This design comes from an exercise in tuning for small area on the open sky130 flow, not from production work. RTL that was checked went through simulation tests only; none was proved equivalent to the original. Some runs may be left out. An edit can pass the tests and still lose a function that they never use. Only the layout flow was run in run 2; the RTL was not checked for function there.

### design.v
module  transposed_filter(
  input signed [15:0] noisy_signal,
  input clk, rst,
  output reg signed [31:0] filtered_signal  
  );
 wire signed [15:0] coe0 = 16'b0000000000000000,
             coe1 = 16'b1111111111100101,
             coe2 = 16'b1111111110110111,
             coe3 = 16'b0000000010110100,
             coe4 = 16'b0000001000111010,
             coe5 = 16'b0000000000000000,
             coe6 = 16'b1111100110101011,
             coe7=  16'b1111100110101100,
             coe8 = 16'b0000101011010000,
             coe9 = 16'b0010010110111110,
             coe10 =16'b0011001100011111,
             coe11 =16'b0010010110111110,
             coe12= 16'b0000101011010000,
             coe13 =16'b1111100110101100,
             coe14 =16'b1111100110101011,
             coe15 =16'b0000000000000000,
             coe16 =16'b0000001000111010,
             coe17 =16'b0000000010110100,
             coe18 =16'b1111111110110111,
             coe19 =16'b1111111111100101,
             coe20 =16'b0000000000000000;
 wire signed [31:0] mul [1:21];
  assign mul[1] = coe20 * noisy_signal;
  assign mul[2] = coe19 * noisy_signal;
  assign mul[3] = coe18 * noisy_signal;
  assign mul[4] = coe17 * noisy_signal;
  assign mul[5] = coe16 * noisy_signal;
  assign mul[6] = coe15 * noisy_signal;
  assign mul[7] = coe14 * noisy_signal;
  assign mul[8] = coe13 * noisy_signal;
  assign mul[9] = coe12 * noisy_signal;
  assign mul[10] = coe11 * noisy_signal;
  assign mul[11] = coe10 * noisy_signal;
  assign mul[12] = coe9 * noisy_signal;
  assign mul[13] = coe8 * noisy_signal;
  assign mul[14] = coe7 * noisy_signal;
  assign mul[15] = coe6 * noisy_signal;
  assign mul[16] = coe5 * noisy_signal;
  assign mul[17] = coe4 * noisy_signal;
  assign mul[18] = coe3 * noisy_signal;
  assign mul[19] = coe2 * noisy_signal;
  assign mul[20] = coe1 * noisy_signal;
  assign mul[21] = coe0 * noisy_signal;
     reg signed [31:0] delayed [1:20];
     always@(posedge clk)
      begin 
      if(rst)
      begin
        delayed[1] <=0;
        delayed[2] <=0;
        delayed[3] <=0;
        delayed[4] <=0;
        delayed[5] <=0;
        delayed[6] <=0;
        delayed[7] <=0;
        delayed[8] <=0;
        delayed[9] <=0;
        delayed[10]<=0;
        delayed[11]<=0;
        delayed[12]<=0;
        delayed[13]<=0;
        delayed[14]<=0;
        delayed[15]<=0;
        delayed[16]<=0;
        delayed[17]<=0;
        delayed[18]<=0;
        delayed[19]<=0;
        delayed[20]<=0;
      end  
      else
      begin 
       delayed[1]  <= mul[1] ;  
       delayed[2]  <= delayed[1] + mul[2]; 
       delayed[3]  <= delayed[2] + mul[3]; 
       delayed[4]  <= delayed[3] + mul[4]; 
       delayed[5]  <= delayed[4] + mul[5]; 
       delayed[6]  <= delayed[5] + mul[6]; 
       delayed[7]  <= delayed[6] + mul[7]; 
       delayed[8]  <= delayed[7] + mul[8] ; 
       delayed[9]  <= delayed[8] + mul[9];
       delayed[10] <= delayed[9] + mul[10] ;
       delayed[11] <= delayed[10]+ mul[11];
       delayed[12] <= delayed[11]+ mul[12];
       delayed[13] <= delayed[12]+ mul[13];
       delayed[14] <= delayed[13]+ mul[14];
       delayed[15] <= delayed[14]+ mul[15];
       delayed[16] <= delayed[15]+ mul[16];
       delayed[17] <= delayed[16]+ mul[17];
       delayed[18] <= delayed[17]+ mul[18];
       delayed[19] <= delayed[18]+ mul[19];    
       delayed[20] <= delayed[19]+ mul[20];
       end
      end
always@(*)
 begin
 if(rst)
    filtered_signal = 16'd0; 
 else
   filtered_signal = delayed[20] + mul[21];  
 end
endmodule
### run.sh
#!/bin/bash
# synth_recipe.tcl (not shown) runs the flow's synth.tcl, then flattens the netlist and writes it again
# the make line also repeats each setting of config.mk as NAME=value (left out here)
make -C /OpenROAD-flow-scripts/flow DESIGN_CONFIG=/design/flow/config.mk WORK_HOME=/design/flow/orfs CLKGATE_MAP_FILE= SYNTH_SCRIPT=/design/flow/synth_recipe.tcl finish
### config.mk
export PLATFORM = sky130hd
export DESIGN_NAME = transposed_filter
export DESIGN_NICKNAME = transposed_filter
export VERILOG_FILES = /design/flow/design.v
export SDC_FILE = /design/flow/constraint.sdc
export NUM_CORES = 4
export LEC_CHECK = 0
export CAP_MARGIN = 20
export CORE_MARGIN = 2
export CORE_UTILIZATION = 40
export SLEW_MARGIN = 20
### constraint.sdc
create_clock -name core_clock -period 10.0 [get_ports {clk}]
set_input_delay 2.0000 -clock core_clock [delete_from_list [all_inputs] [get_ports {clk}]]
set_output_delay 2.0000 -clock core_clock [all_outputs]
set_load 0.01 [all_outputs]
run_1/clock_wires.png
Scale: 1 px per um.
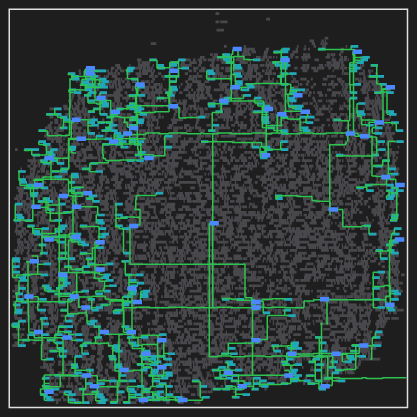
legend:
  clock-net drivers:
    colour: blue
    count: 75
  flip-flops:
    colour: cyan
    count: 598
  clock wires:
    colour: green
    length: 10200 um
routed clock nets: 76
flops lie: all over the die

run_1/port_trees.png
Scale: 1 px per um.
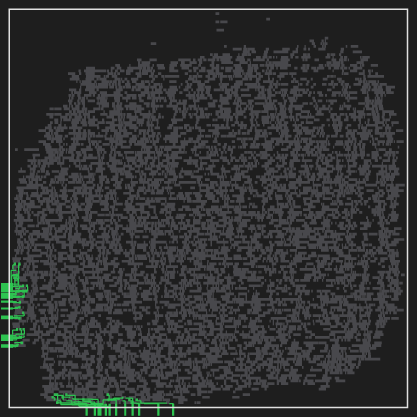
legend:
  `filtered_signal`:
    colour: green
    bits: 32
    direction: output
    edge: 20 left, 12 bottom
    end_cells: 32
    wire: 844 um

run_1/closeup.png
Window x 87 to 112, y 285 to 310 um. Cells in grey, sequential cells in the stronger grey; small squares are vias.
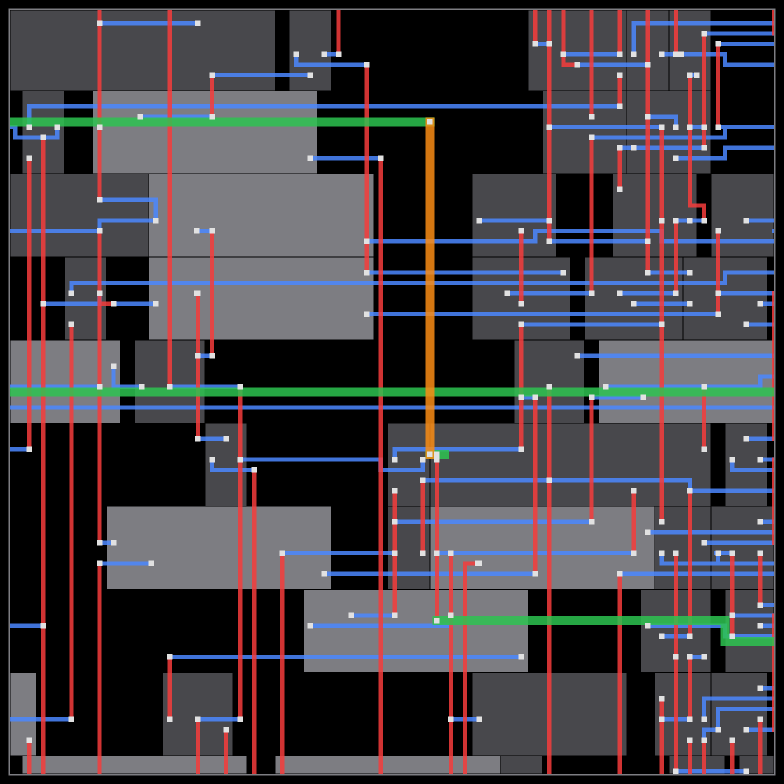
legend:
  M4:
    colour: orange
  M1:
    colour: blue
  M2:
    colour: red
  M3:
    colour: green
netlist names of flops here include: `delayed` (7)
sequential cells in the window: 7
most frequent: nor2_1 (7), dfxtp_1 (7), nor2b_1 (5)
cells with their middle in the window: 38

==> impl_metrics.json, run 1 <==
{
  "post-place-ws_ns": -0.0856,
  "crit_family": "adder cells",
  "nNetsFinal": 8897,
  "cp_num_buf_inv": 8,
  "cts_buffers": 75,
  "wire_per_inst_um": 21.2,
  "worstPathRequired_ns": 10.58,
  "drtIter0Drc": 3537,
  "drc": 0,
  "yosysSeqAreaShare": 0.194,
  "ys_warn_count": 2,
  "vias_per_cell": 5.33,
  "core-area_um2": 154000,
  "synth_area_leaders": "dfxtp_1 19%, ha_1 19%, fa_1 15%",
  "critPathCapture": "delayed[12][30]",
  "arrival_ns": 10.00,
  "whs_ns": 0.426,
  "clockRootBuffer": "clkbuf_16",
  "ctsResizeCount": 0,
  "rrSetupSlack_ns": 5.80,
  "synth_most_common_cell": "ha_1",
  "setup_viol": 0,
  "start_util": 0.402,
  "yosys.area.top_type_share": 0.194,
  "fill_cells": 15000,
  "cp.depth": 28,
  "largest_register": "delayed",
  "slowest_delay_ns": 0.62,
  "fmax_mhz": 106,
  "cts_hold_buf": 0,
  "clk_pin_slew_ns": 0.06,
  "hp-start": "delayed[15][16]",
  "synth_nets": 8469,
  "finalMaxSlewViolations": 0,
  "die-area_um2": 157000,
  "place_area_um2": 67500,
  "syn_to_final_growth_pct": 13.7,
  "critPathLaunch": "noisy_signal[9]",
  "reg_top3": "delayed (598)",
  "synth_top_area_cell": "dfxtp_1",
  "die_y_um": 397,
  "num_vias": 50900,
  "clock_skew_ns": 0.0341,
  "status": "finished clean",
  "synth_common_cells": "955 x ha_1, 950 x inv_1, 637 x nor2_1",
  "worst_slack_ns": 0.577,
  "cts.sinks": 598,
  "final_cell_mix": "955 x ha_1, 949 x inv_1, 637 x nor2_1, 598 x dfxtp_1, 474 x fa_1",
  "fin_crit_sh": 0.942,
  "clockBufferDepth": 3,
  "slew_headroom": 0.276,
  "rsz0062_at_grt": "false",
  "grt_pass1_wl_um": 310000,
  "critPathKind": "in2reg",
  "worst_r2r_endpoint": "delayed[12][30]",
  "worst_r2r_path_depth": 12,
  "cp_max_fo": 17,
  "postRouteAntennaNets": 0,
  "clk_latency_ns": 0.72,
  "gp_congestion": 1.01,
  "post_cts_buffers": 0,
  "numPortBuffers": 49,
  "grt_overflow": 0,
  "start_kind": "input port",
  "dr.pass1.iters": 6,
  "grt_pass1_vias": 52100,
  "seqCellArea_um2": 12000,
  "hp-class": "reg2reg",
  "synthFlopType": "dfxtp_1",
  "cts_tree": "done",
  "multi_input_area_um2": 45800,
  "crit_slowest_cell": "clkdlybuf4s50_1",
  "grt.total_usage": 0.258,
  "drive_gt1_frac": 0.0795,
  "syn_area_per_cell_um2": 8.79,
  "hold_end": "delayed[16][16]",
  "stdcell_area_um2": 70200,
  "path_common_cell": "fa_1",
  "grt_max_degree": 81,
  "dp_hpwl_um": 169000,
  "min_period_ns": 9.42,
  "drv_cap": 0,
  "placed_cells": 9417,
  "grt_antenna_before_repair": 6,
  "synth_edf_count": 0,
  "worst_setup_path_end_kind": "flip-flop",
  "fin_cells": 9557,
  "final_common_cell": "ha_1",
  "reg2reg_from": "delayed[11][4]",
  "finalHoldViolCount": 0,
  "ios": 50,
  "tightest_slew_ns": 1.08,
  "largest_reg_flops": 598,
  "cts_max_level": 3,
  "tns_ns": 0,
  "syn_area_um2": 61700,
  "ys_types": 93,
  "async_flop_share": 0,
  "fin_util": 0.457,
  "drt_wl_total_um": 203000,
  "synth_cells": 7022,
  "whs_path_depth": 1,
  "die_x_um": 397,
  "rows": 144,
  "ys_seq_elements": 598
}
==> run 1: routing by layer <==
layer | share of wire | routed length (um) | vias to the layer above | GRT usage
li1 | - | - | 24800 | -
met1 | 0.47 | 95000 | 24600 | 0.355
met2 | 0.44 | 90100 | 1181 | 0.414
met3 | 0.046 | 9280 | 299 | 0.0299
met4 | 0.041 | 8340 | 2 | 0.0963
met5 | 0.000099 | 20 | - | 0
==> run 1: layout make-up <==
| class | instances | share of cell area |
|---|---|---|
| Clock inverter | 35 | 0.00738 |
| Inverter | 951 | 0.0509 |
| Tap cell | 2044 | 0.0364 |
| Multi-Input combinational cell | 5384 | 0.653 |
| Timing Repair Buffer | 440 | 0.0503 |
| Sequential cell | 598 | 0.171 |
| Clock buffer | 103 | 0.0314 |
| Antenna cell | 2 | 0.0000713 |
==> run 1: logic make-up (layout without fill, tap and decap cells) <==
group,Yosys count,count (layout),synth area share
AOI/OAI and AO/OA,1624,1624,0.173
DFF,598,598,0.194
adders and majority gates,1429,1429,0.347
and+or+nand+nor,1736,1736,0.136
xor gates and xnor gates,574,574,0.0826
muxes,21,21,0.00367
other,0,2,0
buffers and inverters,1040,1529,0.0633
--- run 2: outline of the changes from run 1 ---
design.v: 106 -> 1650 lines; modules unchanged: 0
  transposed_filter: edited, 106 -> 1609 lines
  fa: new, 4 lines
  ha: new, 4 lines
  hn: new, 4 lines
  fa1: new, 4 lines
  fa1n: new, 4 lines
  mxi: new, 3 lines
  gxor: new, 3 lines
  gxnor: new, 3 lines
  gnor: new, 3 lines
  gorb: new, 3 lines
  gnand: new, 3 lines
  gor: new, 3 lines
==> module gor as of run 2 <==
module gor(input a, b, output y);
  assign y = a | b;
endmodule
==> module gnand as of run 2 <==
module gnand(input a, b, output y);
  assign y = ~(a & b);
endmodule
==> module gxor as of run 2 <==
module gxor(input a, b, output y);
  assign y = a ^ b;
endmodule
==> module fa1n as of run 2 <==
module fa1n(input a, b, output s, co);
  assign s = ~(a ^ b);
  assign co = ~(a & b);
endmodule
==> module fa1 as of run 2 <==
module fa1(input a, b, output s, co);
  assign s = ~(a ^ b);
  assign co = a | b;
endmodule
==> module gxnor as of run 2 <==
module gxnor(input a, b, output y);
  assign y = ~(a ^ b);
endmodule
==> module hn as of run 2 <==
module hn(input a, b, output s, con);
  assign s = a ^ b;
  assign con = ~(a | b);
endmodule
==> module ha as of run 2 <==
module ha(input a, b, output s, co);
  assign s = a ^ b;
  assign co = a & b;
endmodule
==> module fa as of run 2 <==
module fa(input a, b, c, output s, co);
  assign s = a ^ b ^ c;
  assign co = (a & b) | (a & c) | (b & c);
endmodule
==> module gorb as of run 2 <==
module gorb(input an, b, output y);
  assign y = ~an | b;
endmodule
==> module mxi as of run 2 <==
module mxi(input a, b, s, output y);
  assign y = ~(s ? b : a);
endmodule
==> module gnor as of run 2 <==
module gnor(input a, b, output y);
  assign y = ~(a | b);
endmodule
==> flow/run.sh (new file) <==
#!/bin/bash
# Own flow: the standard layout (standard.sh, unchanged synthesis, floorplan,
# power grid, placement and routing), with two settings passed to ORFS:
#  - port buffers use the smallest buffer cell instead of the one buffer_ports picks;
#  - clock tree synthesis without dummy loads, clkbuf_4 buffers and clusters of up to 10 sinks.
set -euo pipefail
export BUFFER_PORTS_ARGS="-buffer_cell sky130_fd_sc_hd__buf_1"
export CTS_ARGS="-sink_clustering_enable -repair_clock_nets -dont_use_dummy_load -buf_list sky130_fd_sc_hd__clkbuf_4 -sink_clustering_size 10 -sink_clustering_max_diameter 40"
bash standard.sh > standard.log 2>&1
==> standard.sh (new file) <==
#!/bin/bash
# synth_recipe.tcl (not shown) runs the flow's synth.tcl, then flattens the netlist and writes it again
# the make line also repeats each setting of config.mk as NAME=value (left out here)
make -C /OpenROAD-flow-scripts/flow DESIGN_CONFIG=/design/flow/config.mk WORK_HOME=/design/flow/orfs CLKGATE_MAP_FILE= SYNTH_SCRIPT=/design/flow/synth_recipe.tcl "${@:-finish}"
--- a/config.mk
+++ b/config.mk
@@ -10,2 +10,3 @@
 export CORE_UTILIZATION = 40
 export SLEW_MARGIN = 20
+export SYNTH_HIERARCHICAL = 1
removed: run.sh
run_2/ir_map.png
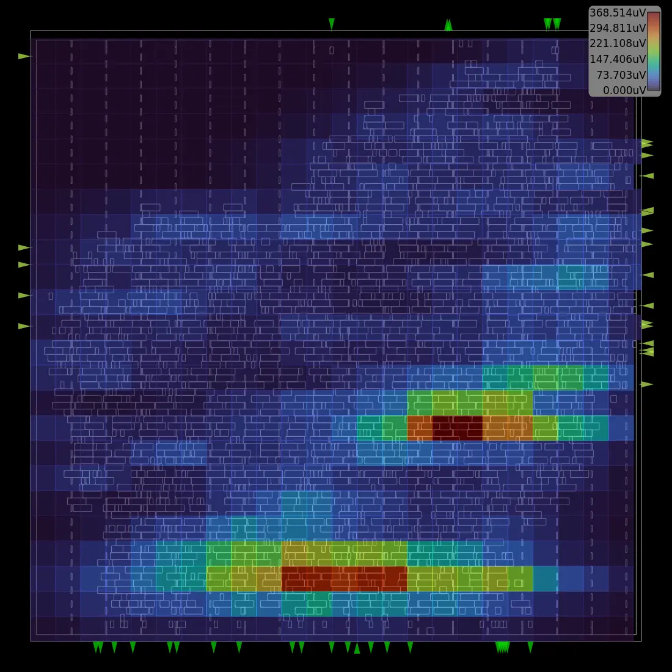

run_2/util_map.png
Scale: 1.5 px per um. The die is cut into 24 by 24 equal tiles; dark blue is low, red is high, 0 to 100% covered.
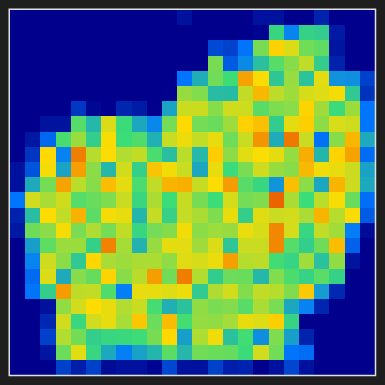
mean over tiles: 40%
tiles over 75% full: 7.8%
nearly empty tiles: 25%

==> impl_metrics.json, run 2 <==
{
  "topRoutingLayerUsed": "met4",
  "largest_register": "yb",
  "async_flop_share": 0,
  "min_period_ns": 9.70,
  "clk_latency_ns": 0.84,
  "finalMaxSlewViolations": 0,
  "slew_headroom": 0.320,
  "worstPathRequired_ns": 10.65,
  "synth_edf_count": 0,
  "reg_top3": "yb (20), ya (19)",
  "syn_area_per_cell_um2": 13.9,
  "num_vias": 11600,
  "grt_pass1_vias": 13800,
  "critPathKind": "reg2reg",
  "yosysSeqAreaShare": 0.298,
  "start_kind": "flip-flop",
  "yosys.area.top_type_share": 0.562,
  "clockBufferDepth": 3,
  "dr.pass1.iters": 5,
  "hp-class": "reg2reg",
  "rows": 87,
  "fmax_mhz": 103,
  "syn_to_final_growth_pct": 6.66,
  "placed_cells": 2443,
  "synth_cells": 1646,
  "clockRootBuffer": "clkbuf_4",
  "largest_reg_flops": 20,
  "synth_nets": 2348,
  "crit_slowest_cell": "fa_2",
  "tns_ns": 0,
  "cp_max_fo": 3,
  "arrival_ns": 10.35,
  "die_x_um": 243,
  "wire_per_inst_um": 19.8,
  "grt.total_usage": 0.180,
  "drive_gt1_frac": 0.0419,
  "wl_met1_um": 21400,
  "synth_common_cells": "642 x fa_1, 340 x dfxtp_1, 214 x inv_1",
  "die_y_um": 243,
  "whs_ns": 0.297,
  "rsz0062_at_grt": "false",
  "drtIter0Drc": 558,
  "drc": 0,
  "cts_max_level": 2,
  "vias_per_cell": 4.63,
  "finalHoldViolCount": 0,
  "clock_skew_ns": 0.123,
  "routed-wl-met2_um": 25200,
  "setup_viol": 0,
  "drt_wl_total_um": 49600,
  "path_common_cell": "fa_1",
  "met3_length_um": 2020,
  "status": "finished clean",
  "cp.depth": 26,
  "fin_cells": 2501,
  "cts_buffers": 54,
  "whs_path_depth": 1,
  "ys_seq_elements": 340,
  "place_area_um2": 24000,
  "stdcell_area_um2": 24400,
  "use_met2": 0.302,
  "dp_hpwl_um": 43200,
  "cp_num_buf_inv": 6,
  "cts_tree": "done",
  "synth_area_leaders": "fa_1 56%, dfxtp_1 30%, inv_1 3.5%",
  "grt_antenna_before_repair": 1,
  "cts.sinks": 340,
  "fin_crit_sh": 0.970,
  "slowest_delay_ns": 0.59,
  "synthFlopType": "dfxtp_1",
  "ys_types": 14,
  "start_util": 0.405,
  "clk_pin_slew_ns": 0.10,
  "worst_setup_path_end_kind": "flip-flop",
  "grt_overflow": 0
}
run_2/pinout.png
Scale: 2 px per um. Pins as bars across the die edge, other pins in grey.
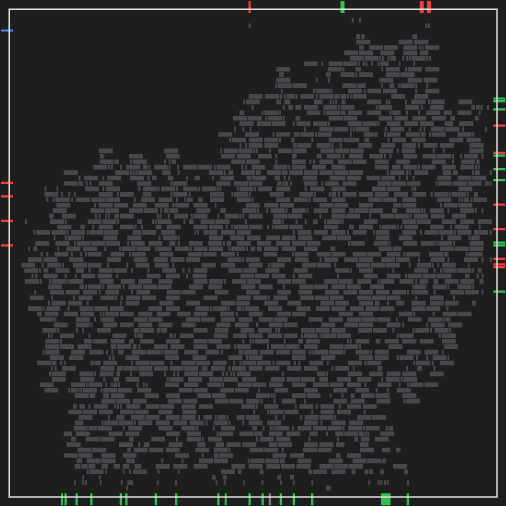
legend:
  `clk`:
    colour: blue
    pins: 1
    direction: input
    edge: left
  `noisy_signal`:
    colour: red
    pins: 16
    direction: input
    edge: 7 right, 5 top, 4 left
  `filtered_signal`:
    colour: green
    pins: 32
    direction: output
    edge: 21 bottom, 9 right, 2 top
all pins by edge: 22 bottom, 16 right, 7 top, 5 left

run_2/congestion_map.png
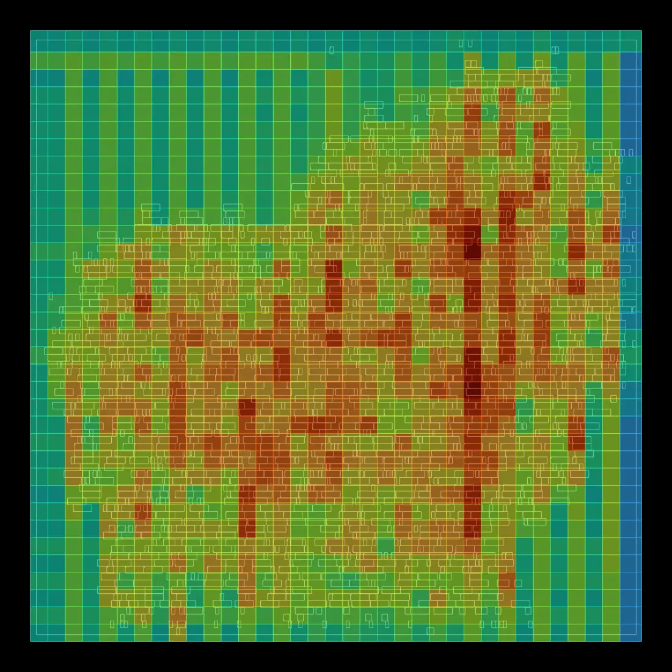
met1 Resource Use GR: 0.245
GRT met3 Usage: 0.0292
gr busiest metal: met2

-- run 2: changes by cell type in the layout (fill, tap and decap cells not counted), sizes merged, moves of 192 or more --
cell and change:
a21oi -467, buf -333, o21ai -288, a21o -278, nor2 -471, nor2b -192, xnor2 -332, dfxtp -258
xor2 -205, inv -738, ha -913
-- run 2: cell families after synthesis --
group	after synthesis	synth area share
mux	6	0.00263
flops	340	0.298
simple gates	351	0.0619
fa+ha+maj	684	0.585
xor+xnor	32	0.0123
buf+inv	233	0.0409
-- run 2: timing repair --
| action | in CTS | in global routing |
|---|---|---|
| setup endpoints to repair | 0 | 6 |
| resized for setup | 0 | 3 |
| hold endpoints to repair | 0 | 0 |
| hold buffers | 0 | 0 |
| setup buffers | 0 | 3 |
-- run 2: path summary, 6_finish.rpt --
kind / start / to / slack, ns
max: d13[0] / yb[23] / 0.30
min: d14[12] / d15[12] / 0.30
max reg2reg: d13[0] / yb[23] / 0.30
min reg2reg: d14[12] / d15[12] / 0.30
-- run 2: layout make-up --
cell class,count,area [um2]
Multi-Input combinational cell,1073,15100
Timing Repair Buffer,63,293
Inverter,214,806
Fill cell,5288,32100
Tap cell,756,946
Antenna cell,1,2.50
Sequential cell,340,6810
Clock buffer,54,405

-- static timing again, ports no longer ideal --
How much do the figures lean on ideal ports? The routed layouts below were timed once more, with nothing changed but the port constraints. Step 1 (the two cells are an assumption about what drives the block):
set clk [get_ports {clk}]
set_driving_cell -lib_cell sky130_fd_sc_hd__clkbuf_16 $clk
set_driving_cell -lib_cell sky130_fd_sc_hd__buf_2 [delete_from_list [all_inputs] $clk]
Step 2 moves the port delays by t, midway between the first and last clock arrival at a register: inputs arrive t later, outputs are due t later. That takes back most of the time a late clock gives input paths. Three values: no drivers, after step 1, after step 2; two values: the first two.
run	shift t [ns]	slack for setup (ns)	worst hold slack (ns)	slew at the worst register clock pin (ns)
run 1	0.780	0.577 / 0.623 / -0.158	0.426 / 0.426 / 0.426	0.07 / 0.07
run 2	0.819	0.297 / 0.297 / 0.297	0.297 / 0.297 / 0.297	0.11 / 0.11
With both steps, setup timing fails in run 1, where it was met with ideal ports. For run 1, which loses most, drivers alone change the setup slack by +0.046 ns; drivers and shift together by -0.735 ns.
